What follows belongs to an exercise in optimizing a design on an open flow for small area and a short achievable clock period; a production flow would make more cautious choices. Function was checked by simulation only, so behaviour that the tests miss may differ from the original. Not every run is shown, and edits may drop behaviour that the tests do not exercise. No activity file was given, so power comes from the tool's default toggle rates.

## flow/run.sh

```bash
#!/bin/bash
# synth_recipe.tcl (not shown) runs the flow's synth.tcl, then flattens the netlist and writes it again
# the make line also repeats each setting of config.mk as NAME=value (left out here)
make -C /OpenROAD-flow-scripts/flow DESIGN_CONFIG=/design/flow/config.mk WORK_HOME=/design/flow/orfs CLKGATE_MAP_FILE= SYNTH_SCRIPT=/design/flow/synth_recipe.tcl finish
```

## flow/config.mk

```make
export PLATFORM = sky130hd
export DESIGN_NAME = arm_datapath
export DESIGN_NICKNAME = arm_datapath
export VERILOG_FILES = /design/flow/design.v
export SDC_FILE = /design/flow/constraint.sdc
export NUM_CORES = 4
export LEC_CHECK = 0
export CAP_MARGIN = 20
export CORE_MARGIN = 2
export CORE_UTILIZATION = 30
export SLEW_MARGIN = 20
```

## flow/constraint.sdc

```tcl
create_clock -name core_clock -period 12.0 [get_ports {CLK}]
set_input_delay 2.4000 -clock core_clock [delete_from_list [all_inputs] [get_ports {CLK}]]
set_output_delay 2.4000 -clock core_clock [all_outputs]
set_load 0.01 [all_outputs]
```

## flow/design.v

```verilog
module arm_datapath(
	input CLK,
	input CLR,
	input [18:0] Ctrl,           
	input [31:0] MemDataOut,     
	output [31:0] MemAddress,    
	output [31:0] MemDataIn,     
	output [31:0] IR,            
	output [3:0] FlagsOut,       
	output Cond                  
);
wire FRLD  = Ctrl[18];
wire RFLD  = Ctrl[17];
wire IRLD  = Ctrl[16];
wire MARLD = Ctrl[15];
wire MDRLD = Ctrl[14];
wire [1:0] MA = Ctrl[11:10];
wire [1:0] MB = Ctrl[9:8];
wire MC = Ctrl[7];
wire MD = Ctrl[6];
wire ME = Ctrl[5];
wire [4:0] OPcu = Ctrl[4:0];
reg [31:0] IRq, MAR, MDR;
reg Zf, Nf, Cf, Vf;
assign IR = IRq;
assign MemAddress = MAR;
assign MemDataIn = MDR;
assign FlagsOut = {Zf, Nf, Cf, Vf};
wire [31:0] rq [0:15];
wire [31:0] res;
wire [31:0] resg = CLR ? 32'h00000000 : res;
wire [3:0] waddr = MC ? 4'hF : IRq[15:12];
wire [15:0] wdec = 16'h0001 << waddr;
wire [15:0] wen = CLR ? 16'hFFFF : (RFLD ? wdec : 16'h0000);
genvar g;
generate
	for (g = 0; g < 16; g = g + 1) begin : rf
		reg [31:0] q;
		always @(posedge CLK)
			if (wen[g]) q <= resg;
		assign rq[g] = q;
	end
endgenerate
wire [15:0] dRn = 16'h0001 << IRq[19:16];
wire [15:0] dRd = 16'h0001 << IRq[15:12];
wire [15:0] dRm = 16'h0001 << IRq[3:0];
wire [15:0] sel1 = ({16{MA == 2'd0}} & dRn) | ({16{MA == 2'd1}} & dRd) | ({16{MA == 2'd2}} & 16'h8000) | ({16{MA == 2'd3}} & 16'h0001);
reg [31:0] PA, PB;
integer i;
always @(*) begin
	PA = 32'h00000000;
	PB = 32'h00000000;
	for (i = 0; i < 16; i = i + 1) begin
		PA = PA | ({32{sel1[i]}} & rq[i]);
		PB = PB | ({32{dRm[i]}} & rq[i]);
	end
end
wire [2:0] cls = IRq[27:25];
wire isImmRot = (cls == 3'b001);
wire isShift  = (cls == 3'b000) && !IRq[4];
wire isBr     = (cls == 3'b101);
wire [4:0] sh = IRq[11:7];
wire [1:0] st = IRq[6:5];
wire [4:0] ramt = (st == 2'b00) ? (5'd0 - sh) : sh;
wire [31:0] r0 = PB;
wire [31:0] r1 = ramt[0] ? {r0[0],    r0[31:1]}  : r0;
wire [31:0] r2 = ramt[1] ? {r1[1:0],  r1[31:2]}  : r1;
wire [31:0] r3 = ramt[2] ? {r2[3:0],  r2[31:4]}  : r2;
wire [31:0] r4 = ramt[3] ? {r3[7:0],  r3[31:8]}  : r3;
wire [31:0] r5 = ramt[4] ? {r4[15:0], r4[31:16]} : r4;
reg [31:0] lomask, himask;
integer j;
always @(*) begin
	for (j = 0; j < 32; j = j + 1) begin
		lomask[j] = (j < sh);
		himask[31 - j] = (j < sh);
	end
end
wire [31:0] mzero = (st == 2'b00) ? lomask : (st == 2'b01) ? himask : 32'h00000000;
wire [31:0] mone  = (st == 2'b10) ? himask : 32'h00000000;
wire [31:0] shifted = (r5 & ~mzero) | mone;
wire [31:0] imm32 = {24'h000000, IRq[7:0]};
wire [3:0] rotimm = {IRq[10:8], 1'b0};
wire [31:0] immrot = (imm32 >> rotimm) | (imm32 << (6'd32 - {2'b00, rotimm}));
wire [31:0] K = isImmRot ? immrot :
                isBr ? {{6{IRq[23]}}, IRq[23:0], 2'b00} :
                {20'h00000, IRq[11:0]};
wire [31:0] SO = isShift ? shifted : K;
wire [31:0] A = PA;
wire [31:0] B = (MB == 2'd0) ? PB : (MB == 2'd1) ? SO : (MB == 2'd2) ? MDR : 32'h00000000;
wire [4:0] op = MD ? OPcu : {1'b0, IRq[24:21]};
wire Cin = Cf;
reg [31:0] Q;
reg ci, invS, cinv, arith;
reg [31:0] lres;
always @(*) begin
	Q = B; ci = 1'b0; invS = 1'b0; cinv = 1'b0; arith = 1'b0; lres = 32'h00000000;
	case (op)
		5'd0, 5'd8:          lres = A & B;
		5'd1, 5'd9:          lres = A ^ B;
		5'd2, 5'd10: begin Q = ~B; ci = 1'b1; cinv = 1'b1; arith = 1'b1; end
		5'd3:        begin Q = ~B; ci = 1'b0; invS = 1'b1; arith = 1'b1; end
		5'd4, 5'd11, 5'd18: begin arith = 1'b1; end
		5'd5:        begin ci = Cin; arith = 1'b1; end
		5'd6:        begin Q = ~B; ci = Cin; cinv = 1'b1; arith = 1'b1; end
		5'd7:        begin Q = ~B; ci = ~Cin; invS = 1'b1; arith = 1'b1; end
		5'd12:               lres = A | B;
		5'd13:               lres = B;
		5'd14:               lres = A & ~B;
		5'd15:               lres = ~B;
		5'd16:               lres = A;
		5'd17:       begin Q = 32'h00000004; arith = 1'b1; end
		default: ;
	endcase
end
wire [32:0] s = {1'b0, A} + {1'b0, Q} + {32'h00000000, ci};
assign res = arith ? (s[31:0] ^ {32{invS}}) : lres;
wire Cnew = arith & (s[32] ^ cinv);
wire Nnew = res[31];
wire Znew = (res == 32'h00000000);
wire Vnew = Cin ^ Cnew;
always @(posedge CLK) begin
	if (CLR | FRLD) begin
		Zf <= ~CLR & Znew;
		Nf <= ~CLR & Nnew;
		Cf <= ~CLR & Cnew;
		Vf <= ~CLR & Vnew;
	end
	if (CLR | IRLD)  IRq <= CLR ? 32'h00000000 : MemDataOut;
	if (CLR | MARLD) MAR <= resg;
	if (CLR | MDRLD) MDR <= CLR ? 32'h00000000 : (ME ? res : MemDataOut);
end
reg c;
always @(*) begin
	case (IRq[31:28])
		4'b0000: c = Zf;
		4'b0001: c = ~Zf;
		4'b0010: c = Cf;
		4'b0011: c = ~Cf;
		4'b0100: c = Nf;
		4'b0101: c = ~Nf;
		4'b0110: c = Vf;
		4'b0111: c = ~Vf;
		4'b1000: c = Cf & ~Zf;
		4'b1001: c = ~Cf | Zf;
		4'b1010: c = (Nf == Vf);
		4'b1011: c = (Nf != Vf);
		4'b1100: c = ~Zf & (Nf == Vf);
		4'b1101: c = Zf | (Nf != Vf);
		4'b1110: c = 1'b1;
		default: c = 1'b0;
	endcase
end
assign Cond = c;
endmodule
```

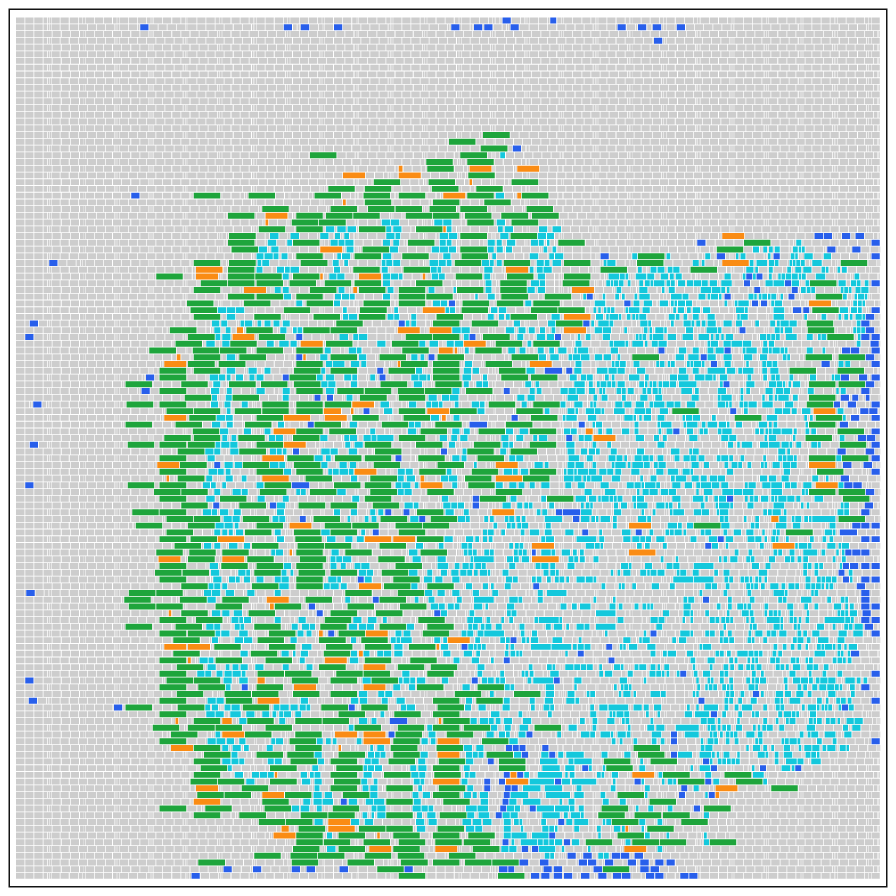
**Above:** run 1 (placement by cell class).
Fill, decap, tap and diode cells in gray.
Key: other buffers and delay cells = blue [cells 294]; flops = green [cells 612]; all other logic = cyan [cells 2430]; clock drivers and dummy loads = orange [cells 127]

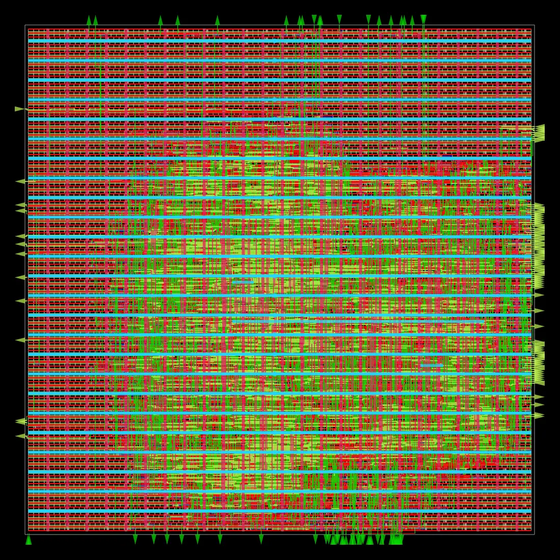
**Above:** run 1 (finished layout with every layer on).
Core Util, Final: 0.354
Design Area, Final: 43100 sq um
Die Span Y: 354 um

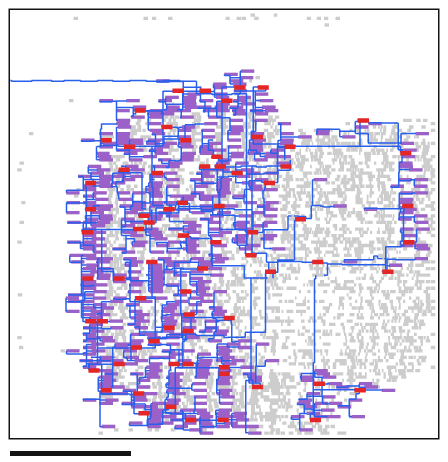
**Above:** run 1 (clock wires, drivers and flops).
Bar = 100 um.
Key: clock wires = blue [length 8460 um]; cells driving clock nets = red [count 71]; flip-flops = purple [count 612]
There are 72 routed clock nets.

==> summary.md, run 1 <==
| Metric | Value |
|---|---|
| Status | finished clean |
| Seq_cells | just over 600 |
| Met3 wire length | 24200 um |
| Row count | ~130 |
| Crit path launch type | flop |
| WL/cell | around 34 um |
| Pint | 5.45 mW |
| Clock latency on the worst-skew pair | roughly 0.66 ns |
| Initial DRC Count | between 6k and 7k |
| Seq pwr share | 0.376 |
| Final worst setup slack | between 1 and 1.5 ns |
| Mapped cell area | 36700 sq um |
| Comb. pwr | about 3.2 mW |
| Residual DRC | 0 |
| Worst reg2reg path startpoint | IRq[1] |
| Layout cell share with drive strength beyond 1 | 0.112 |
| Fin. max-slew vios | 0 |
| Synth area leader | edfxtp_1 |
| CP startpoint | IRq[1] |
| Tap cells | between 1.5k and 2k |
| Main combinational cell family by area after synthesis | compound AO/OA/AOI/OAI gates |
| Placed cell count | between 4k and 5k |
| IO Port Bufs | around 150 |
| Cts hold-fix bufs | 0 |
| Count leader, synth | edfxtp_1 |
| Leak | 15.2 nW |
| Post-Synth Simple-Gate Area | 0.111 |
| Comb_multi_in | approximately 2.4k |
| Area of the multi-input gates | 17300 sq um |
| Max FFs per register | approximately 500 |
| Worst R2R Setup Slack | 1.39 ns |
| PD cells | between 200 and 250 nW/um^2 |
| Slowest stage cell on the critical path | edfxtp_1 |
| Clk pwr share | 0.260 |
| Placed standard-cell area | roughly 41000 sq um |
| Largest delay share family, worst path | simple AND/OR/NAND/NOR gates |
==> run 2, diff against run 1 <==
--- a/flow/config.mk
+++ b/flow/config.mk
@@ -8,4 +8,5 @@
 export CAP_MARGIN = 20
 export CORE_MARGIN = 2
-export CORE_UTILIZATION = 30
+export CORE_UTILIZATION = 40
+export SETUP_SLACK_MARGIN = 5
 export SLEW_MARGIN = 20
==> run 2 against run 1 <==
Compared with the run above: first-iteration DRC count is 7.4% lower; global-route usage is 10 points higher; maximum frequency is 40% higher; sequential share of layout area is 2.6 points lower; cell count is 5.8% lower; highest routed layer unchanged.
==> summary.md, run 2 <==
| Metric | Value |
|---|---|
| Area of the multi-input gates | 19000 sq um (was 17300 sq um) |
| R2R depth | 30 (was 28) |
| IO Port Bufs | 151 (unchanged) |
| Seq_cells | 612 (unchanged) |
| Met1 GRT Util | 0.469 (was 0.345) |
| H-tree Lvls | 3 (unchanged) |
| Cts hold-fix bufs | 0 (unchanged) |
| First-pass GRT wire length | 245000 um (was 240000 um) |
| Post-Synth Simple-Gate Area | 0.111 (unchanged) |
| Peak Freq | 132 MHz (was 94.3 MHz) |
| Status | finished clean (unchanged) |
| Fin. max-slew vios | 0 (unchanged) |
| Row count | 111 (was 128) |
| Met3 wire length | 24600 um (was 24200 um) |
| Non-filler cells, final | 4796 (was 5091) |
| Placed cell count | 4500 (was 4959) |
| PD cells | 203 nW/um^2 (was 207 nW/um^2) |
| CP startpoint | IRq[0] (was IRq[1]) |
| Worst R2R Setup Slack | 4.41 ns (was 1.39 ns) |
| Clk pwr share | 0.227 (was 0.260) |
| Comb. pwr | 3.87 mW (was 3.24 mW) |
| Leak | 16.4 nW (was 15.2 nW) |
| Residual DRC | 0 (unchanged) |
| Placed standard-cell area | 40000 sq um (was 40500 sq um) |
| WL/cell | 37.2 um (was 34.1 um) |
| Fin Clk Skew | 0.0452 ns (was 0.0346 ns) |
| Clock latency on the worst-skew pair | 0.66 ns (about the same) |
| Initial DRC Count | 5890 (was 6364) |
| Reg clk slew, reported paths | 0.07 ns (was 0.06 ns) |
| Crit path launch type | flop (unchanged) |
| Tap cells | 1186 (was 1625) |
| Fraction of area in multi-input gates | 0.414 (was 0.402) |
| Mapped cell area | 36700 sq um (unchanged) |
| Count leader, synth | edfxtp_1 (unchanged) |
| Pint | 5.66 mW (was 5.45 mW) |
| Core Util, Final | 0.502 (was 0.354) |
| Main combinational cell family by area after synthesis | compound AO/OA/AOI/OAI gates (unchanged) |
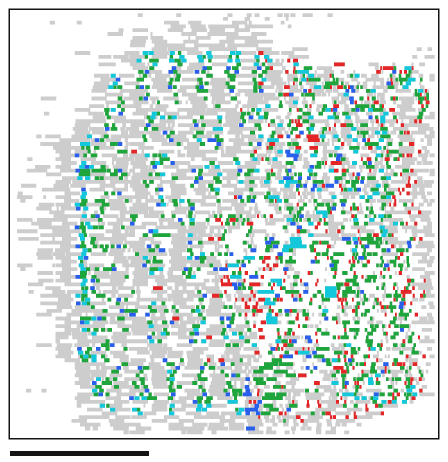
**Above:** run 2 (selected gate families).
Bar = 100 um.
Key: NOR gates = red [cells 365, most used nor2_1]; inverting AOI/OAI gates = green [cells 971, most used a22oi_1, where all over the die]; multiplexers = cyan [cells 244, most used mux2i_1, where all over the die]; AND-OR and OR-AND gates = blue [cells 205, most used a22o_1]

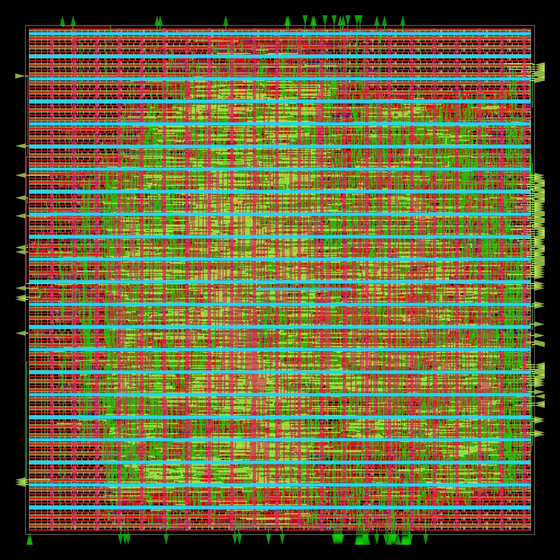
**Above:** run 2 (finished layout with every layer on).
Die Span Y: 307 um
Design Area, Final: 45800 sq um

==> run 3: a larger rewrite; changed files in full <==
removed: flow/run.sh
==> flow/design.v <==
module arm_datapath(
	input CLK,
	input CLR,
	input [18:0] Ctrl,           
	input [31:0] MemDataOut,     
	output [31:0] MemAddress,    
	output [31:0] MemDataIn,     
	output [31:0] IR,            
	output [3:0] FlagsOut,       
	output Cond                  
);
wire FRLD  = Ctrl[18];
wire RFLD  = Ctrl[17];
wire IRLD  = Ctrl[16];
wire MARLD = Ctrl[15];
wire MDRLD = Ctrl[14];
wire [1:0] MA = Ctrl[11:10];
wire [1:0] MB = Ctrl[9:8];
wire MC = Ctrl[7];
wire MD = Ctrl[6];
wire ME = Ctrl[5];
wire [4:0] OPcu = Ctrl[4:0];
reg [31:0] IRq, MAR, MDR;
reg Zf, Nf, Cf, Vf;
assign IR = IRq;
assign MemAddress = MAR;
assign MemDataIn = MDR;
assign FlagsOut = {Zf, Nf, Cf, Vf};
wire [31:0] rq [0:15];
wire [31:0] res;
wire [31:0] resg = CLR ? 32'h00000000 : res;
wire [3:0] waddr = MC ? 4'hF : IRq[15:12];
wire [15:0] wdec = 16'h0001 << waddr;
wire [15:0] wen = CLR ? 16'hFFFF : (RFLD ? wdec : 16'h0000);
genvar g;
generate
	for (g = 0; g < 16; g = g + 1) begin : rf
		reg [31:0] q;
		always @(posedge CLK)
			if (wen[g]) q <= resg;
		assign rq[g] = q;
	end
endgenerate
wire [15:0] dRn = 16'h0001 << IRq[19:16];
wire [15:0] dRd = 16'h0001 << IRq[15:12];
wire [15:0] dRm = 16'h0001 << IRq[3:0];
wire [15:0] sel1 = ({16{MA == 2'd0}} & dRn) | ({16{MA == 2'd1}} & dRd) | ({16{MA == 2'd2}} & 16'h8000) | ({16{MA == 2'd3}} & 16'h0001);
reg [31:0] PA, PB;
integer i;
always @(*) begin
	PA = 32'h00000000;
	PB = 32'h00000000;
	for (i = 0; i < 16; i = i + 1) begin
		PA = PA | ({32{sel1[i]}} & rq[i]);
		PB = PB | ({32{dRm[i]}} & rq[i]);
	end
end
wire [2:0] cls = IRq[27:25];
wire isImmRot = (cls == 3'b001);
wire isShift  = (cls == 3'b000) && !IRq[4];
wire isBr     = (cls == 3'b101);
wire [4:0] sh = IRq[11:7];
wire [1:0] st = IRq[6:5];
wire [4:0] ramt = isImmRot ? {1'b0, IRq[10:8], 1'b0} :
                  (st == 2'b00) ? (5'd0 - sh) : sh;
wire [31:0] r0 = isImmRot ? {24'h000000, IRq[7:0]} : PB;
wire [31:0] r1 = ramt[0] ? {r0[0],    r0[31:1]}  : r0;
wire [31:0] r2 = ramt[1] ? {r1[1:0],  r1[31:2]}  : r1;
wire [31:0] r3 = ramt[2] ? {r2[3:0],  r2[31:4]}  : r2;
wire [31:0] r4 = ramt[3] ? {r3[7:0],  r3[31:8]}  : r3;
wire [31:0] r5 = ramt[4] ? {r4[15:0], r4[31:16]} : r4;
wire [31:0] lomask = ~(32'hFFFFFFFF << sh);    
wire [31:0] himask = ~(32'hFFFFFFFF >> sh);    
wire [31:0] mzero = (st == 2'b00) ? lomask : (st == 2'b01) ? himask : 32'h00000000;
wire [31:0] mone  = (st == 2'b10) ? himask : 32'h00000000;
wire [31:0] K2 = isBr ? {{6{IRq[23]}}, IRq[23:0], 2'b00} : {20'h00000, IRq[11:0]};
wire [31:0] keepv  = isShift ? ~mzero : {32{isImmRot}};
wire [31:0] fillv = isShift ? mone : (isImmRot ? 32'h00000000 : K2);
wire [31:0] SO = (r5 & keepv) | fillv;
wire [31:0] A = PA;
wire [4:0] op = MD ? OPcu : {1'b0, IRq[24:21]};
wire Cin = Cf;
reg invB, ci, invS, cinv, four;
reg s_sum, s_and, s_xor, s_or, s_q, s_a;
always @(*) begin
	invB = 1'b0; ci = 1'b0; invS = 1'b0; cinv = 1'b0; four = 1'b0;
	s_sum = 1'b0; s_and = 1'b0; s_xor = 1'b0; s_or = 1'b0; s_q = 1'b0; s_a = 1'b0;
	case (op)
		5'd0, 5'd8:          s_and = 1'b1;
		5'd1, 5'd9:          s_xor = 1'b1;
		5'd2, 5'd10: begin invB = 1'b1; ci = 1'b1; cinv = 1'b1; s_sum = 1'b1; end
		5'd3:        begin invB = 1'b1; ci = 1'b0; invS = 1'b1; s_sum = 1'b1; end
		5'd4, 5'd11, 5'd18:  s_sum = 1'b1;
		5'd5:        begin ci = Cin; s_sum = 1'b1; end
		5'd6:        begin invB = 1'b1; ci = Cin; cinv = 1'b1; s_sum = 1'b1; end
		5'd7:        begin invB = 1'b1; ci = ~Cin; invS = 1'b1; s_sum = 1'b1; end
		5'd12:               s_or = 1'b1;
		5'd13:               s_q = 1'b1;
		5'd14:       begin invB = 1'b1; s_and = 1'b1; end
		5'd15:       begin invB = 1'b1; s_q = 1'b1; end
		5'd16:               s_a = 1'b1;
		5'd17:       begin four = 1'b1; s_sum = 1'b1; end
		default: ;
	endcase
end
wire m0 = (MB == 2'd0) & ~four;
wire m1 = (MB == 2'd1) & ~four;
wire m2 = (MB == 2'd2) & ~four;
wire [31:0] Bsel = ({32{m0}} & PB) | ({32{m1}} & SO) | ({32{m2}} & MDR);
wire [31:0] Q = (Bsel ^ {32{invB}}) | {29'h0, four, 2'b00};
wire [33:0] s2 = {1'b0, A, 1'b1} + {1'b0, Q, ci};
wire [31:0] sum = s2[32:1];
assign res = ({32{s_sum}} & (sum ^ {32{invS}})) |
             ({32{s_and}} & (A & Q)) |
             ({32{s_xor}} & (A ^ Q)) |
             ({32{s_or}}  & (A | Q)) |
             ({32{s_q}}   & Q) |
             ({32{s_a}}   & A);
wire Cnew = s_sum & (s2[33] ^ cinv);
wire Nnew = res[31];
wire Znew = (res == 32'h00000000);
wire Vnew = Cin ^ Cnew;
always @(posedge CLK) begin
	if (CLR | FRLD) begin
		Zf <= ~CLR & Znew;
		Nf <= ~CLR & Nnew;
		Cf <= ~CLR & Cnew;
		Vf <= ~CLR & Vnew;
	end
	if (CLR | IRLD)  IRq <= CLR ? 32'h00000000 : MemDataOut;
	if (CLR | MARLD) MAR <= resg;
	if (CLR | MDRLD) MDR <= CLR ? 32'h00000000 : (ME ? res : MemDataOut);
end
reg c;
always @(*) begin
	case (IRq[31:28])
		4'b0000: c = Zf;
		4'b0001: c = ~Zf;
		4'b0010: c = Cf;
		4'b0011: c = ~Cf;
		4'b0100: c = Nf;
		4'b0101: c = ~Nf;
		4'b0110: c = Vf;
		4'b0111: c = ~Vf;
		4'b1000: c = Cf & ~Zf;
		4'b1001: c = ~Cf | Zf;
		4'b1010: c = (Nf == Vf);
		4'b1011: c = (Nf != Vf);
		4'b1100: c = ~Zf & (Nf == Vf);
		4'b1101: c = Zf | (Nf != Vf);
		4'b1110: c = 1'b1;
		default: c = 1'b0;
	endcase
end
assign Cond = c;
endmodule
==> flow/flow/run.sh <==
#!/bin/bash
# Own flow: the standard layout, with one change in synthesis: ABC maps
# with flow/abc_map.script instead of ORFS's abc_speed.script. Everything else
# (Yosys passes, flattening, renaming, floorplan to finish) is the standard flow.
set -euo pipefail
W=$(pwd)
# ORFS synth.tcl with the ABC script swapped right after its preamble
sed "s#^source \$::env(SCRIPTS_DIR)/synth_preamble.tcl\$#&\nset abc_args [lreplace \$abc_args 1 1 $W/flow/abc_map.script]#" \
  "$FLOW_HOME/scripts/synth.tcl" > "$W/synth_mod.tcl"
grep -q "abc_map.script" "$W/synth_mod.tcl"
# synth_recipe.tcl sourcing the modified synth.tcl
sed "s#^source \$::env(SCRIPTS_DIR)/synth.tcl\$#source $W/synth_mod.tcl#" \
  "$W/synth_recipe.tcl" > "$W/own_synth.tcl"
grep -q "synth_mod.tcl" "$W/own_synth.tcl"
# standard.sh with the synthesis script replaced
sed "s#$W/synth_recipe.tcl#$W/own_synth.tcl#g" "$W/standard.sh" > "$W/own_standard.sh"
grep -q "own_synth.tcl" "$W/own_standard.sh"
bash "$W/own_standard.sh" > "$W/flow_make.log" 2>&1
==> flow/flow/abc_map.script <==
strash
&get -n
&st
&dch
&nf -a
&put
topo
stime -c
==> flow/standard.sh <==
#!/bin/bash
# synth_recipe.tcl (not shown) runs the flow's synth.tcl, then flattens the netlist and writes it again
# the make line also repeats each setting of config.mk as NAME=value (left out here)
make -C /OpenROAD-flow-scripts/flow DESIGN_CONFIG=/design/flow/config.mk WORK_HOME=/design/flow/orfs CLKGATE_MAP_FILE= SYNTH_SCRIPT=/design/flow/synth_recipe.tcl "${@:-finish}"
==> run 3 against run 2 <==
Compared with the run above: critical path depth is 6 higher; register-to-register slack got worse by 0.24 ns; hold slack lost 0.0030 ns; die area down 12%; clock power about the same; core utilization rose by 5.9 points; area after synthesis fell by 12%; first-iteration DRC count grew 13%; largest power group unchanged; clock-buffer cell count down 11.
==> summary.md, run 3 <==
| Metric | Value |
|---|---|
| Pint | 5.47 mW (was 5.66 mW) |
| Worst reg2reg path startpoint | IRq[2] (was IRq[0]) |
| Area of the multi-input gates | 16900 sq um (was 19000 sq um) |
| Synth area leader | edfxtp_1 (unchanged) |
| Initial DRC Count | 6667 (was 5890) |
| Syn Area/Cell | 11.6 sq um (was 11.1 sq um) |
| M1 WL | 58800 um (was 64200 um) |
| H-tree Lvls | 3 (unchanged) |
| Min-delay worst type | reg -> reg (unchanged) |
| Residual DRC | 0 (unchanged) |
| Worst R2R Setup Slack | 4.16 ns (was 4.41 ns) |
| PD cells | 199 nW/um^2 (was 203 nW/um^2) |
| Final worst setup slack | 4.16 ns (was 4.41 ns) |
| Buffers outside the clock class | 568 (was 440) |
| Max FFs per register | 512 (unchanged) |
| Row count | 104 (was 111) |
| Count leader, synth | edfxtp_1 (unchanged) |
| Layout cell share with drive strength beyond 1 | 0.284 (was 0.211) |
| Reg clk slew, reported paths | 0.07 ns (about the same) |
| Compound-Gate Fraction of Synth Area | 0.253 (was 0.235) |
| Leak | 15.2 nW (was 16.4 nW) |
| Starting Density | 0.403 (was 0.402) |
| Met2 WL post-DR | 73800 um (was 75400 um) |
| CP required | 12.51 ns (was 12.50 ns) |
| Met1 GRT Util | 0.484 (was 0.469) |
| Setup tns final | 0 ns (unchanged) |
| Clkbuf count | 73 (was 84) |
| Design Area, Final | 45000 sq um (was 45800 sq um) |
| Slowest stage cell on the critical path | edfxtp_1 (was mux4_2) |
| Die Span Y | 288 um (was 307 um) |
| Met3 wire length | 23500 um (was 24600 um) |
| Largest delay share family, worst path | compound AO/OA/AOI/OAI gates (unchanged) |
| Vias in the first global route | 30.4k (was 31.8k) |
| Via/cell ratio | 7.17 (was 7.20) |
| R2R depth | 36 (was 30) |
| Cts hold-fix bufs | 0 (unchanged) |
| Crit path launch type | flop (unchanged) |
| Comb_multi_in | 2096 (was 2373) |
| RePlAce Congestion | 1.03 (was 1.04) |
| Clk pwr share | 0.234 (was 0.227) |
| Placed cell count | 4103 (was 4500) |
| Tap cells | 1060 (was 1186) |
| Main combinational cell family by area after synthesis | compound AO/OA/AOI/OAI gates (unchanged) |
| Fin Clk Skew | 0.0492 ns (was 0.0452 ns) |
| Peak Freq | 128 MHz (was 132 MHz) |
| Mapped cell area | 32300 sq um (was 36700 sq um) |
| Status | finished clean (unchanged) |
| IO Port Bufs | 151 (unchanged) |
| Fin. max-slew vios | 0 (unchanged) |
| First-pass GRT wire length | 229000 um (was 245000 um) |
| Placed standard-cell area | 36800 sq um (was 40000 sq um) |
| Fraction of area in multi-input gates | 0.375 (was 0.414) |
| Comb. pwr | 3.58 mW (was 3.87 mW) |
| Post-Synth Simple-Gate Area | 0.113 (was 0.111) |
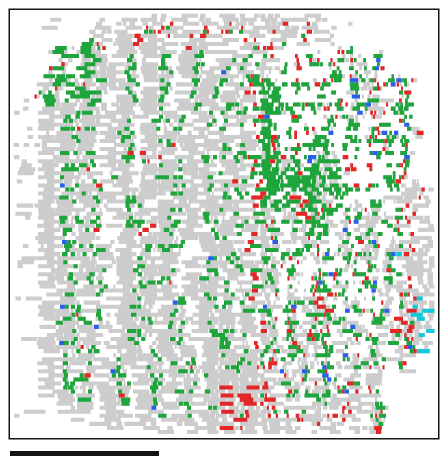
**Above:** run 3 (selected gate families).
Bar = 100 um.
Key: inverting AOI/OAI gates = green [cells 1107, most used a22oi_1, where all over the die]; AND-OR and OR-AND gates = blue [cells 50, most used a22o_1, where all over the die]; multiplexers = cyan [cells 9, most used mux2i_4]; NOR gates = red [cells 339, most used nor2_1]

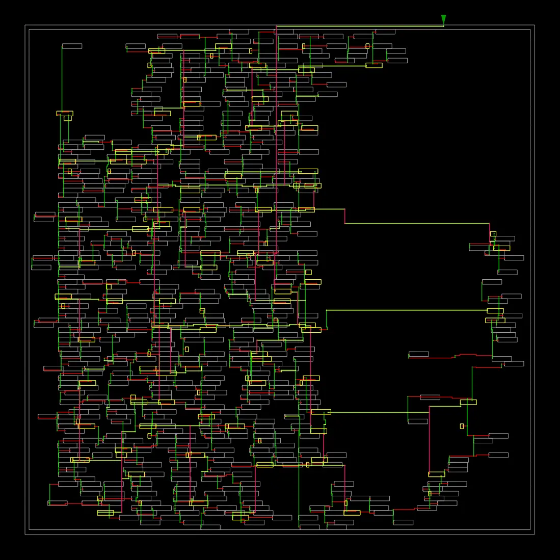
**Above:** run 3 (the clock network).
clock-net power: 2.10 mW
seq_cells: 612
clock latency on the worst-skew pair: 0.66 ns
Num CTS Buffers: 67

==> run 4, diff against run 3 <==
--- a/flow/design.v
+++ b/flow/design.v
@@ -81,22 +81,23 @@
 wire [4:0] op = MD ? OPcu : {1'b0, IRq[24:21]};
 wire Cin = Cf;
-reg invB, ci, invS, cinv, four;
-reg s_sum, s_and, s_xor, s_or, s_q, s_a;
+reg invA, ci, invS, cinv, four;
+reg s_sum, s_and, s_xor, s_or, s_bic, s_mov, s_mvn, s_a;
 always @(*) begin
-	invB = 1'b0; ci = 1'b0; invS = 1'b0; cinv = 1'b0; four = 1'b0;
-	s_sum = 1'b0; s_and = 1'b0; s_xor = 1'b0; s_or = 1'b0; s_q = 1'b0; s_a = 1'b0;
+	invA = 1'b0; ci = 1'b0; invS = 1'b0; cinv = 1'b0; four = 1'b0;
+	s_sum = 1'b0; s_and = 1'b0; s_xor = 1'b0; s_or = 1'b0;
+	s_bic = 1'b0; s_mov = 1'b0; s_mvn = 1'b0; s_a = 1'b0;
 	case (op)
 		5'd0, 5'd8:          s_and = 1'b1;
 		5'd1, 5'd9:          s_xor = 1'b1;
-		5'd2, 5'd10: begin invB = 1'b1; ci = 1'b1; cinv = 1'b1; s_sum = 1'b1; end
-		5'd3:        begin invB = 1'b1; ci = 1'b0; invS = 1'b1; s_sum = 1'b1; end
+		5'd2, 5'd10: begin invA = 1'b1; ci = 1'b0; invS = 1'b1; s_sum = 1'b1; end
+		5'd3:        begin invA = 1'b1; ci = 1'b1; cinv = 1'b1; s_sum = 1'b1; end
 		5'd4, 5'd11, 5'd18:  s_sum = 1'b1;
 		5'd5:        begin ci = Cin; s_sum = 1'b1; end
-		5'd6:        begin invB = 1'b1; ci = Cin; cinv = 1'b1; s_sum = 1'b1; end
-		5'd7:        begin invB = 1'b1; ci = ~Cin; invS = 1'b1; s_sum = 1'b1; end
+		5'd6:        begin invA = 1'b1; ci = ~Cin; invS = 1'b1; s_sum = 1'b1; end
+		5'd7:        begin invA = 1'b1; ci = Cin; cinv = 1'b1; s_sum = 1'b1; end
 		5'd12:               s_or = 1'b1;
-		5'd13:               s_q = 1'b1;
-		5'd14:       begin invB = 1'b1; s_and = 1'b1; end
-		5'd15:       begin invB = 1'b1; s_q = 1'b1; end
+		5'd13:               s_mov = 1'b1;
+		5'd14:               s_bic = 1'b1;
+		5'd15:               s_mvn = 1'b1;
 		5'd16:               s_a = 1'b1;
 		5'd17:       begin four = 1'b1; s_sum = 1'b1; end
@@ -107,17 +108,24 @@
 wire m1 = (MB == 2'd1) & ~four;
 wire m2 = (MB == 2'd2) & ~four;
-wire [31:0] Bsel = ({32{m0}} & PB) | ({32{m1}} & SO) | ({32{m2}} & MDR);
-wire [31:0] Q = (Bsel ^ {32{invB}}) | {29'h0, four, 2'b00};
-wire [33:0] s2 = {1'b0, A, 1'b1} + {1'b0, Q, ci};
+wire [31:0] B = ({32{m0}} & PB) | ({32{m1}} & SO) | ({32{m2}} & MDR);
+wire [31:0] Q = B | {29'h0, four, 2'b00};
+wire [31:0] P = A ^ {32{invA}};
+wire [33:0] s2 = {1'b0, P, 1'b1} + {1'b0, Q, ci};
 wire [31:0] sum = s2[32:1];
-assign res = ({32{s_sum}} & (sum ^ {32{invS}})) |
-             ({32{s_and}} & (A & Q)) |
-             ({32{s_xor}} & (A ^ Q)) |
-             ({32{s_or}}  & (A | Q)) |
-             ({32{s_q}}   & Q) |
-             ({32{s_a}}   & A);
+wire [31:0] lres = ({32{s_and}} & (A & B)) |
+                   ({32{s_xor}} & (A ^ B)) |
+                   ({32{s_or}}  & (A | B)) |
+                   ({32{s_bic}} & (A & ~B)) |
+                   ({32{s_mov}} & B) |
+                   ({32{s_mvn}} & ~B) |
+                   ({32{s_a}}   & A);
+assign res = ({32{s_sum}} & (sum ^ {32{invS}})) | lres;
 wire Cnew = s_sum & (s2[33] ^ cinv);
 wire Nnew = res[31];
-wire Znew = (res == 32'h00000000);
+wire [31:0] t  = P ^ Q;
+wire [31:0] kf = {P[30:0] | Q[30:0], ci};
+wire [31:0] kr = {P[30:0] & Q[30:0], ci};
+wire zsum = invS ? &(t ^ kr) : &(~(t ^ kf));
+wire Znew = s_sum ? zsum : (lres == 32'h00000000);
 wire Vnew = Cin ^ Cnew;
 always @(posedge CLK) begin
==> run 4 against run 3 <==
Compared with the run above: worst setup slack gained 0.72 ns; via count is 5.7% higher; highest routed layer is now met4; synthesized cell count up 8.7%; sequential share of layout area shrank 1.3 points; global-route usage decreased by 1.3 points; maximum frequency increased by 10%; cell count rose by 6.5%; hold slack improved by 0.029 ns.
==> summary.md, run 4 <==
| Metric | Value |
|---|---|
| Status | finished clean (unchanged) |
| Comb. pwr | 3.46 mW (was 3.58 mW) |
| Met3 wire length | 29400 um (was 23500 um) |
| Fraction of area in multi-input gates | 0.395 (was 0.375) |
| Min-delay worst type | reg -> reg (unchanged) |
| Fin Clk Skew | 0.0727 ns (was 0.0492 ns) |
| Mapped cell area | 34700 sq um (was 32300 sq um) |
| Leak | 16.0 nW (was 15.2 nW) |
| Worst reg2reg path startpoint | IRq[2] (unchanged) |
| Row count | 108 (was 104) |
| Placed cell count | 4430 (was 4103) |
| Placed standard-cell area | 39300 sq um (was 36800 sq um) |
| Design Area, Final | 46400 sq um (was 45000 sq um) |
| Num CTS Buffers | 68 (was 67) |
| Clock-net power | 2.22 mW (was 2.10 mW) |
| M1 WL | 63200 um (was 58800 um) |
| Non-filler cells, final | 4826 (was 4531) |
| Count leader, synth | edfxtp_1 (unchanged) |
| Die Span Y | 299 um (was 288 um) |
| Clock latency on the worst-skew pair | 0.67 ns (was 0.66 ns) |
| PD cells | 192 nW/um^2 (was 199 nW/um^2) |
| Max FFs per register | 512 (unchanged) |
| Starting Density | 0.402 (was 0.403) |
| IO Port Bufs | 151 (unchanged) |
| Compound-Gate Fraction of Synth Area | 0.230 (was 0.253) |
| WL/cell | 36.8 um (was 37.6 um) |
| Core Util, Final | 0.538 (was 0.561) |
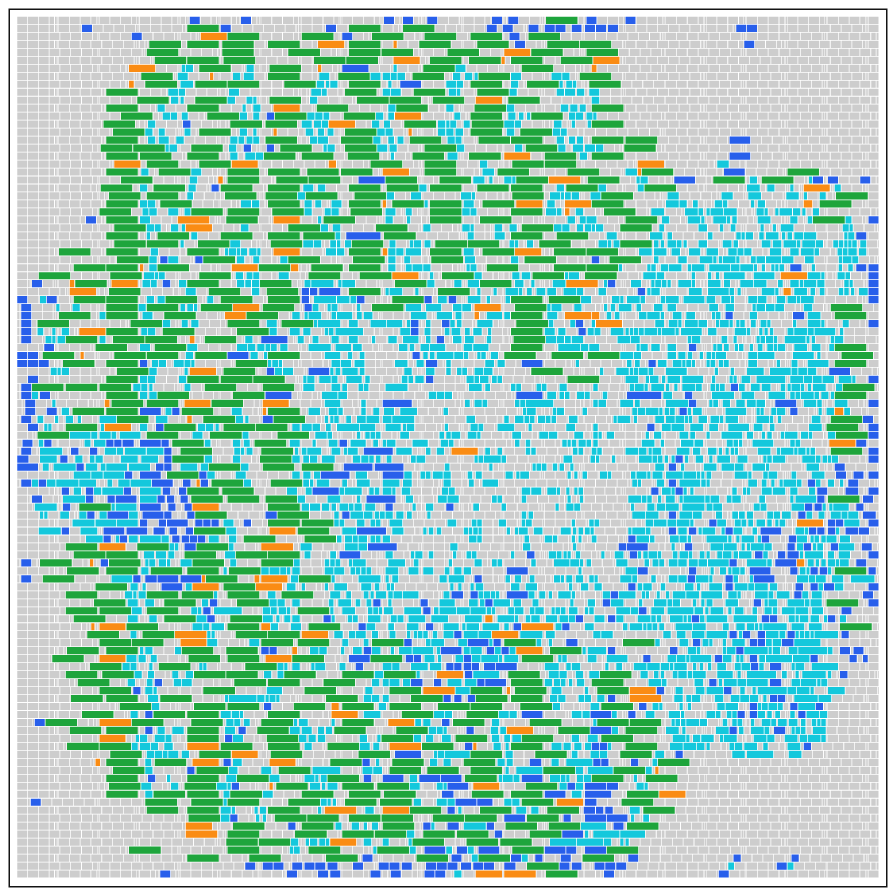
**Above:** run 4 (placement by cell class).
Fill, decap, tap and diode cells in gray.
Key: other buffers and delay cells = blue [cells 504]; flops = green [cells 612]; clock drivers and dummy loads = orange [cells 125]; all other logic = cyan [cells 2422]

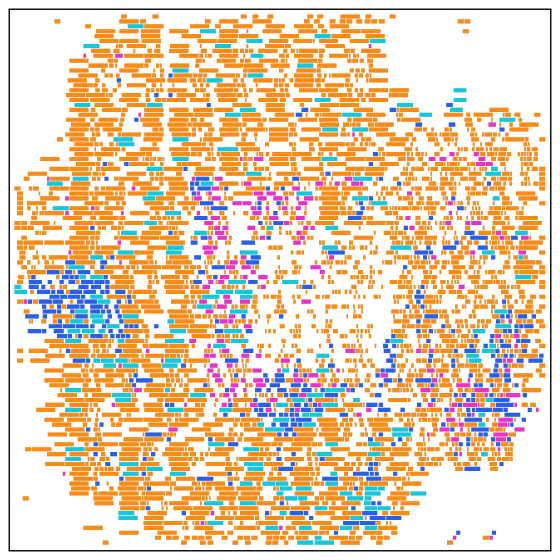
**Above:** run 4 (cell sizes after repair).
Key: drive 6 and up = cyan [cells 189]; drive 1 or less = orange [cells 2838]; drive 3 to 4 = blue [cells 421]; drive 2 = magenta [cells 215]

==> run 5, diff against run 4 <==
--- a/flow/design.v
+++ b/flow/design.v
@@ -111,6 +111,7 @@
 wire [31:0] Q = B | {29'h0, four, 2'b00};
 wire [31:0] P = A ^ {32{invA}};
-wire [33:0] s2 = {1'b0, P, 1'b1} + {1'b0, Q, ci};
-wire [31:0] sum = s2[32:1];
+wire [31:0] sum;
+wire co;
+alu_adder ADD(.P(P), .Q(Q), .ci(ci), .sum(sum), .co(co));
 wire [31:0] lres = ({32{s_and}} & (A & B)) |
                    ({32{s_xor}} & (A ^ B)) |
@@ -121,5 +122,5 @@
                    ({32{s_a}}   & A);
 assign res = ({32{s_sum}} & (sum ^ {32{invS}})) | lres;
-wire Cnew = s_sum & (s2[33] ^ cinv);
+wire Cnew = s_sum & (co ^ cinv);
 wire Nnew = res[31];
 wire [31:0] t  = P ^ Q;
@@ -163,2 +164,7 @@
 assign Cond = c;
 endmodule
+module alu_adder(input [31:0] P, input [31:0] Q, input ci, output [31:0] sum, output co);
+	wire [33:0] s2 = {1'b0, P, 1'b1} + {1'b0, Q, ci};
+	assign sum = s2[32:1];
+	assign co = s2[33];
+endmodule
==> flow/flow/run.sh (replaced) <==
#!/bin/bash
set -euo pipefail
W=$(pwd)
# ORFS synth.tcl with the ABC script swapped right after its preamble, and a
# first ABC run on alu_adder alone with the speed script
sed -e "s#^source \$::env(SCRIPTS_DIR)/synth_preamble.tcl\$#&\nset abc_args_fast \$abc_args\nset abc_args [lreplace \$abc_args 1 1 $W/flow/abc_map.script]#" \
    -e "s#^  log_cmd abc {\*}\$abc_args\$#  log_cmd abc {*}\$abc_args_fast alu_adder\n&#" \
  "$FLOW_HOME/scripts/synth.tcl" > "$W/synth_mod.tcl"
grep -q "abc_map.script" "$W/synth_mod.tcl"
grep -q "abc_args_fast alu_adder" "$W/synth_mod.tcl"
# synth_recipe.tcl sourcing the modified synth.tcl
sed "s#^source \$::env(SCRIPTS_DIR)/synth.tcl\$#source $W/synth_mod.tcl#" \
  "$W/synth_recipe.tcl" > "$W/own_synth.tcl"
grep -q "synth_mod.tcl" "$W/own_synth.tcl"
# standard.sh with the synthesis script replaced
sed "s#$W/synth_recipe.tcl#$W/own_synth.tcl#g" "$W/standard.sh" > "$W/own_standard.sh"
grep -q "own_synth.tcl" "$W/own_standard.sh"
bash "$W/own_standard.sh" > "$W/flow_make.log" 2>&1
--- a/flow/config.mk
+++ b/flow/config.mk
@@ -8,5 +8,6 @@
 export CAP_MARGIN = 20
 export CORE_MARGIN = 2
-export CORE_UTILIZATION = 40
+export CORE_UTILIZATION = 55
 export SETUP_SLACK_MARGIN = 5
 export SLEW_MARGIN = 20
+export SYNTH_HIERARCHICAL = 1
==> run 5 against run 4 <==
Compared with the run above: die area is 26% lower; total power decreased by 2.6%; synthesized cell count is 2.6% higher; combinational power down 1%; clock skew decreased by 0.033 ns; sequential share of layout area grew 1.8 points; via count is 0.37% higher; clock power down 6%; design area is 4.4% lower; routed wire length is 7.6% lower; highest routed layer is now met5.
==> summary.md, run 5 <==
| Metric | Value |
|---|---|
| Slowest stage cell on the critical path | or3b_4 (was and4b_4) |
| WL/cell | 36.9 um (was 36.8 um) |
| Leak | 15.6 nW (was 16.0 nW) |
| Main combinational cell family by area after synthesis | compound AO/OA/AOI/OAI gates (unchanged) |
| Clock latency on the worst-skew pair | 0.66 ns (was 0.67 ns) |
| Comb_multi_in | 2375 (was 2281) |
| Largest delay share family, worst path | buffers and inverters (was compound AO/OA/AOI/OAI gates) |
| Non-filler cells, final | 4448 (was 4826) |
| Syn Area/Cell | 11.3 sq um (was 11.5 sq um) |
| Status | finished clean (unchanged) |
| Pint | 5.24 mW (was 5.43 mW) |
| Clk pwr share | 0.241 (was 0.249) |
| Met1 GRT Util | 0.589 (was 0.499) |
| Layout cell share with drive strength beyond 1 | 0.184 (was 0.225) |
| IO Port Bufs | 151 (unchanged) |
| Worst R2R Setup Slack | 4.98 ns (was 4.89 ns) |
| Final worst setup slack | 4.96 ns (was 4.89 ns) |
| Via/cell ratio | 7.75 (was 7.12) |
| Crit path launch type | input pin (was flop) |
| CP startpoint | Ctrl[10] (was IRq[2]) |
| Design Area, Final | 44400 sq um (was 46400 sq um) |
| Setup tns final | 0 ns (unchanged) |
| Cts hold-fix bufs | 0 (unchanged) |
| Row count | 92 (was 108) |
| Met2 WL post-DR | 68800 um (was 71700 um) |
| Max FFs per register | 512 (unchanged) |
| Fin Clk Skew | 0.0398 ns (was 0.0727 ns) |
| Seq pwr share | 0.365 (was 0.363) |
| Mapped cell area | 35100 sq um (was 34700 sq um) |
| CP required | 12.37 ns (was 12.39 ns) |
| Post-Synth Simple-Gate Area | 0.117 (about the same) |
| R2R depth | 30 (was 33) |
| Worst reg2reg path startpoint | IRq[0] (was IRq[2]) |
| Peak Freq | 142 MHz (was 141 MHz) |
| Core Util, Final | 0.704 (was 0.538) |
| Vias in the first global route | 32.3k (was 31.7k) |
| Area of the multi-input gates | 18400 sq um (about the same) |
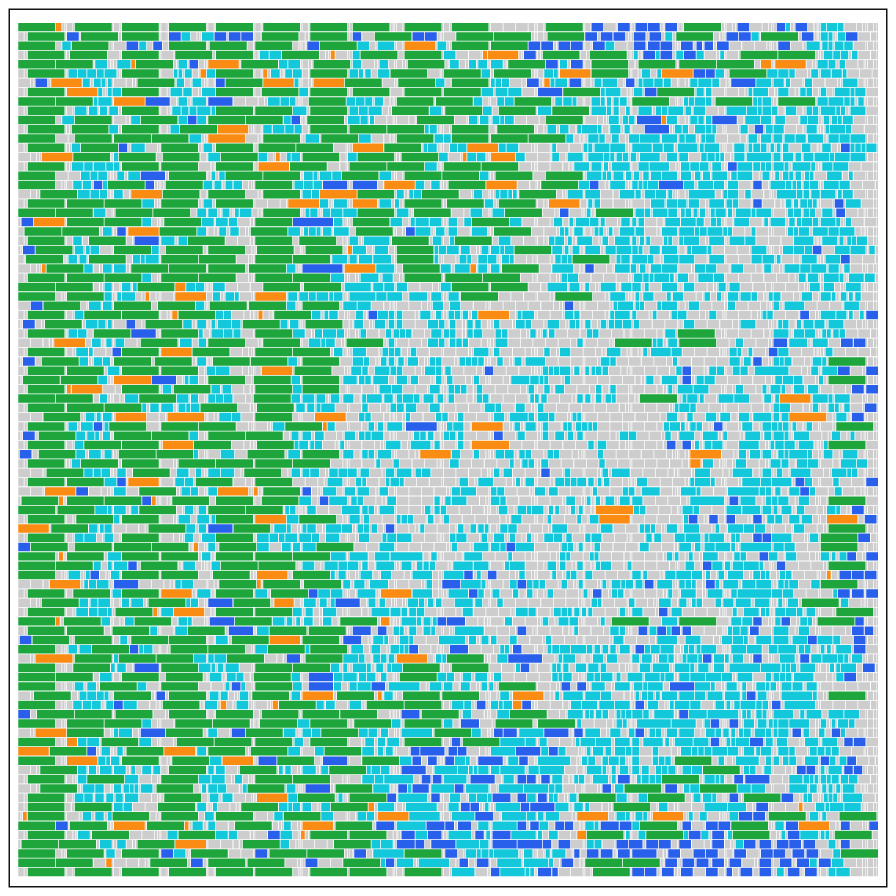
**Above:** run 5 (placement by cell class).
Fill, decap, tap and diode cells in gray.
Key: all other logic = cyan [cells 2484]; flops = green [cells 612]; clock drivers and dummy loads = orange [cells 121]; other buffers and delay cells = blue [cells 383]

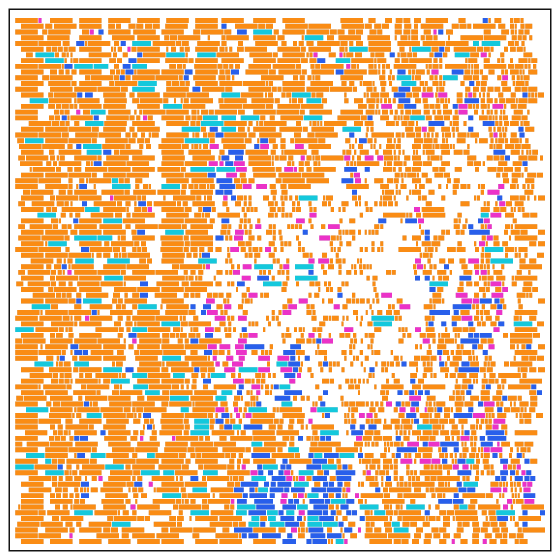
**Above:** run 5 (cell sizes after repair).
Key: drive 3 to 4 = blue [cells 319]; drive 1 or less = orange [cells 2939]; drive 6 and up = cyan [cells 152]; drive 2 = magenta [cells 190]

==> run 6, diff against run 5 <==
--- a/flow/design.v
+++ b/flow/design.v
@@ -29,14 +29,15 @@
 wire [31:0] rq [0:15];
 wire [31:0] res;
-wire [31:0] resg = CLR ? 32'h00000000 : res;
 wire [3:0] waddr = MC ? 4'hF : IRq[15:12];
 wire [15:0] wdec = 16'h0001 << waddr;
-wire [15:0] wen = CLR ? 16'hFFFF : (RFLD ? wdec : 16'h0000);
+wire [15:0] rload = (CLR | ~RFLD) ? 16'h0000 : wdec;
+wire [15:0] rhold = CLR ? 16'h0000 : (RFLD ? ~wdec : 16'hFFFF);
 genvar g;
 generate
 	for (g = 0; g < 16; g = g + 1) begin : rf
 		reg [31:0] q;
-		always @(posedge CLK)
-			if (wen[g]) q <= resg;
+		wire [31:0] qn;
+		holdload HL(.q(q), .d(res), .hold(rhold[g]), .load(rload[g]), .n(qn));
+		always @(posedge CLK) q <= qn;
 		assign rq[g] = q;
 	end
@@ -98,5 +99,5 @@
 		5'd12:               s_or = 1'b1;
 		5'd13:               s_mov = 1'b1;
-		5'd14:               s_bic = 1'b1;
+		5'd14:       begin invA = 1'b1; s_bic = 1'b1; end
 		5'd15:               s_mvn = 1'b1;
 		5'd16:               s_a = 1'b1;
@@ -111,23 +112,29 @@
 wire [31:0] Q = B | {29'h0, four, 2'b00};
 wire [31:0] P = A ^ {32{invA}};
+wire [31:0] pp = P ^ Q;
+wire [31:0] gg = P & Q;
+wire [31:0] oo = P | Q;
 wire [31:0] sum;
 wire co;
-alu_adder ADD(.P(P), .Q(Q), .ci(ci), .sum(sum), .co(co));
-wire [31:0] lres = ({32{s_and}} & (A & B)) |
-                   ({32{s_xor}} & (A ^ B)) |
-                   ({32{s_or}}  & (A | B)) |
-                   ({32{s_bic}} & (A & ~B)) |
-                   ({32{s_mov}} & B) |
-                   ({32{s_mvn}} & ~B) |
-                   ({32{s_a}}   & A);
+alu_adder ADD(.p(pp), .g(gg), .ci(ci), .sum(sum), .co(co));
+wire [31:0] lres = ({32{s_and}} & gg) |
+                   ({32{s_xor}} & pp) |
+                   ({32{s_or}}  & oo) |
+                   ({32{s_bic}} & ~oo) |
+                   ({32{s_mov}} & Q) |
+                   ({32{s_mvn}} & ~Q) |
+                   ({32{s_a}}   & P);
 assign res = ({32{s_sum}} & (sum ^ {32{invS}})) | lres;
 wire Cnew = s_sum & (co ^ cinv);
 wire Nnew = res[31];
-wire [31:0] t  = P ^ Q;
-wire [31:0] kf = {P[30:0] | Q[30:0], ci};
-wire [31:0] kr = {P[30:0] & Q[30:0], ci};
-wire zsum = invS ? &(t ^ kr) : &(~(t ^ kf));
+wire [31:0] kf = {oo[30:0], ci};
+wire [31:0] kr = {gg[30:0], ci};
+wire zsum = invS ? &(pp ^ kr) : &(~(pp ^ kf));
 wire Znew = s_sum ? zsum : (lres == 32'h00000000);
 wire Vnew = Cin ^ Cnew;
+wire [31:0] IRn, MARn, MDRn;
+holdload HLIR(.q(IRq), .d(MemDataOut), .hold(~CLR & ~IRLD), .load(~CLR & IRLD), .n(IRn));
+holdload HLMAR(.q(MAR), .d(res), .hold(~CLR & ~MARLD), .load(~CLR & MARLD), .n(MARn));
+holdload HLMDR(.q(MDR), .d(ME ? res : MemDataOut), .hold(~CLR & ~MDRLD), .load(~CLR & MDRLD), .n(MDRn));
 always @(posedge CLK) begin
 	if (CLR | FRLD) begin
@@ -137,7 +144,7 @@
 		Vf <= ~CLR & Vnew;
 	end
-	if (CLR | IRLD)  IRq <= CLR ? 32'h00000000 : MemDataOut;
-	if (CLR | MARLD) MAR <= resg;
-	if (CLR | MDRLD) MDR <= CLR ? 32'h00000000 : (ME ? res : MemDataOut);
+	IRq <= IRn;
+	MAR <= MARn;
+	MDR <= MDRn;
 end
 reg c;
@@ -164,7 +171,26 @@
 assign Cond = c;
 endmodule
-module alu_adder(input [31:0] P, input [31:0] Q, input ci, output [31:0] sum, output co);
-	wire [33:0] s2 = {1'b0, P, 1'b1} + {1'b0, Q, ci};
-	assign sum = s2[32:1];
-	assign co = s2[33];
+module alu_adder(input [31:0] p, input [31:0] g, input ci, output [31:0] sum, output co);
+	reg [32:0] G, Pp, Gn, Pn;
+	integer k, i;
+	always @(*) begin
+		G = {g, ci};
+		Pp = {p, 1'b0};
+		for (k = 1; k < 33; k = k * 2) begin
+			Gn = G;
+			Pn = Pp;
+			for (i = 0; i < 33; i = i + 1)
+				if (i >= k) begin
+					Gn[i] = G[i] | (Pp[i] & G[i-k]);
+					Pn[i] = Pp[i] & Pp[i-k];
+				end
+			G = Gn;
+			Pp = Pn;
+		end
+	end
+	assign sum = p ^ G[31:0];
+	assign co = G[32];
 endmodule
+module holdload(input [31:0] q, input [31:0] d, input hold, input load, output [31:0] n);
+	assign n = (q & {32{hold}}) | (d & {32{load}});
+endmodule
--- a/flow/config.mk
+++ b/flow/config.mk
@@ -9,4 +9,6 @@
 export CORE_MARGIN = 2
 export CORE_UTILIZATION = 55
+export CTS_CLUSTER_DIAMETER = 80
+export CTS_CLUSTER_SIZE = 25
 export SETUP_SLACK_MARGIN = 5
 export SLEW_MARGIN = 20
==> run 6 against run 5 <==
Compared with the run above: largest cell class unchanged; area after synthesis is 6.7% lower; via count is 17% higher; non-clock buffer count is 4 lower; die area is 6.6% lower; sequential power is 33% lower; critical endpoint is now Zf; clock power is 36% lower; global-route usage is 8.5 points higher; maximum frequency is 1.3% lower.
==> summary.md, run 6 <==
| Metric | Value |
|---|---|
| Syn Area/Cell | 9.20 sq um (was 11.3 sq um) |
| IO Port Bufs | 151 (unchanged) |
| Clkbuf count | 38 (was 77) |
| Die Span Y | 248 um (was 257 um) |
| Final worst setup slack | 4.87 ns (was 4.96 ns) |
| M1 WL | 59900 um (was 53900 um) |
| Comb. pwr | 1.68 mW (was 3.42 mW) |
| Status | finished clean (unchanged) |
| Layout cell share with drive strength beyond 1 | 0.154 (was 0.184) |
| Initial DRC Count | 10.7k (was 7339) |
| Starting Density | 0.556 (about the same) |
| Fraction of area in multi-input gates | 0.549 (was 0.414) |
| Placed cell count | 4577 (was 4181) |
| CP required | 12.49 ns (was 12.37 ns) |
| Slowest stage cell on the critical path | or4_1 (was or3b_4) |
| Non-filler cells, final | 4756 (was 4448) |
| WL/cell | 38.5 um (was 36.9 um) |
| Num CTS Buffers | 34 (was 67) |
| Leak | 14.5 nW (was 15.6 nW) |
| Met2 WL post-DR | 70100 um (was 68800 um) |
| Residual DRC | 0 (unchanged) |
| Peak Freq | 140 MHz (was 142 MHz) |
| Met3 wire length | 31600 um (was 27200 um) |
| Design Area, Final | 40700 sq um (was 44400 sq um) |
| PD cells | 126 nW/um^2 (was 195 nW/um^2) |
| H-tree Lvls | 2 (was 3) |
| Compound-Gate Fraction of Synth Area | 0.424 (was 0.241) |
| Fin Clk Skew | 0.0399 ns (was 0.0398 ns) |
| Mapped cell area | 32700 sq um (was 35100 sq um) |
| Main combinational cell family by area after synthesis | compound AO/OA/AOI/OAI gates (unchanged) |
| Post-Synth Simple-Gate Area | 0.120 (was 0.117) |
| Vias in the first global route | 37.5k (was 32.3k) |
| Clk pwr share | 0.258 (was 0.241) |
| Cts hold-fix bufs | 0 (unchanged) |
| Crit path launch type | flop (was input pin) |
| Met1 GRT Util | 0.657 (was 0.589) |
| Pint | 3.16 mW (was 5.24 mW) |
| Count leader, synth | a22o_1 (was edfxtp_1) |
| Min-delay worst type | reg -> reg (unchanged) |
| Largest delay share family, worst path | compound AO/OA/AOI/OAI gates (was buffers and inverters) |
| Seq_cells | 612 (unchanged) |
| Reg clk slew, reported paths | 0.10 ns (was 0.06 ns) |
| Placed standard-cell area | 36900 sq um (was 39000 sq um) |
| R2R depth | 24 (was 30) |
| Synth area leader | dfxtp_1 (was edfxtp_1) |
| Clock latency on the worst-skew pair | 0.63 ns (was 0.66 ns) |
| Seq pwr share | 0.415 (was 0.365) |
| Fin. max-slew vios | 0 (unchanged) |
| Setup tns final | 0 ns (unchanged) |
| Buffers outside the clock class | 379 (was 383) |
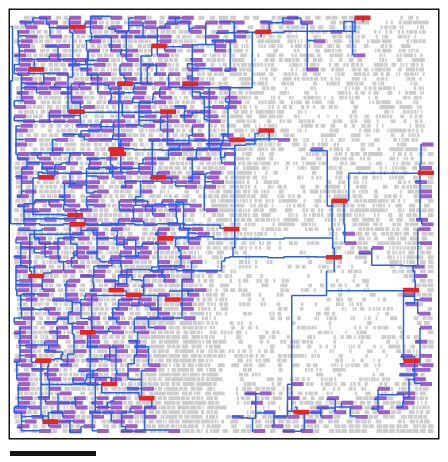
**Above:** run 6 (clock wires, drivers and flops).
Bar = 50 um.
Key: clock wires = blue [length 6440 um]; flip-flops = purple [count 612]; cells driving clock nets = red [count 34]
There are 35 routed clock nets.

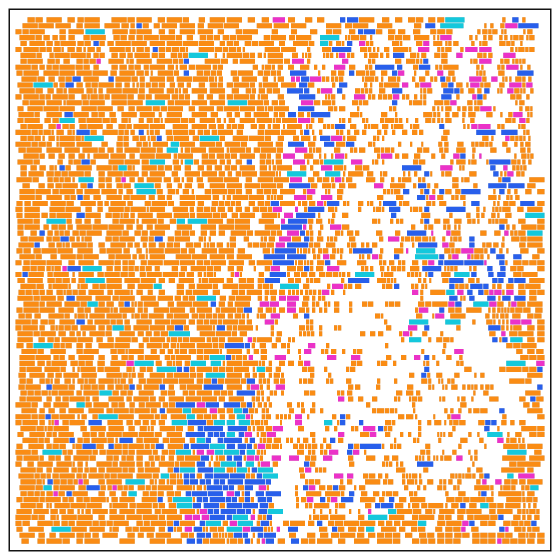
**Above:** run 6 (cell sizes after repair).
Key: drive 6 and up = cyan [cells 103]; drive 2 = magenta [cells 187]; drive 1 or less = orange [cells 3363]; drive 3 to 4 = blue [cells 324]

## static timing again, ports no longer ideal
The results above use ideal ports. As a check the final layouts listed here were re-extracted and re-timed, cells and wires unchanged.
Step 1 assumes that a clkbuf_16 drives the clock port and a buf_2 every other input.
Step 2 moves the port delays by t, midway between the first and last clock arrival at a register: inputs arrive t later, outputs are due t later. That takes back most of the time a late clock gives input paths.
Three values: no drivers, after step 1, after step 2; two values: the first two.
run	t (ns)	slack for setup (ns)	latest minus earliest clock arrival (ns)	worst data-port slew with drivers (ns)
run 1	0.718	1.392 / 1.392 / 1.392	0.035 / 0.034	0.08
run 2	0.702	4.408 / 4.408 / 3.823	0.045 / 0.045	0.06
run 3	0.701	4.165 / 4.165 / 3.571	0.049 / 0.049	0.06
run 4	0.698	4.889 / 4.889 / 4.248	0.073 / 0.072	0.07
run 5	0.704	4.964 / 4.951 / 4.247	0.039 / 0.040	0.08
run 6	0.680	4.873 / 4.873 / 4.200	0.040 / 0.040	0.11
After both steps setup and hold are still met in every run listed. For run 5, which loses most, drivers alone change the setup slack by -0.013 ns; drivers and shift together by -0.717 ns.
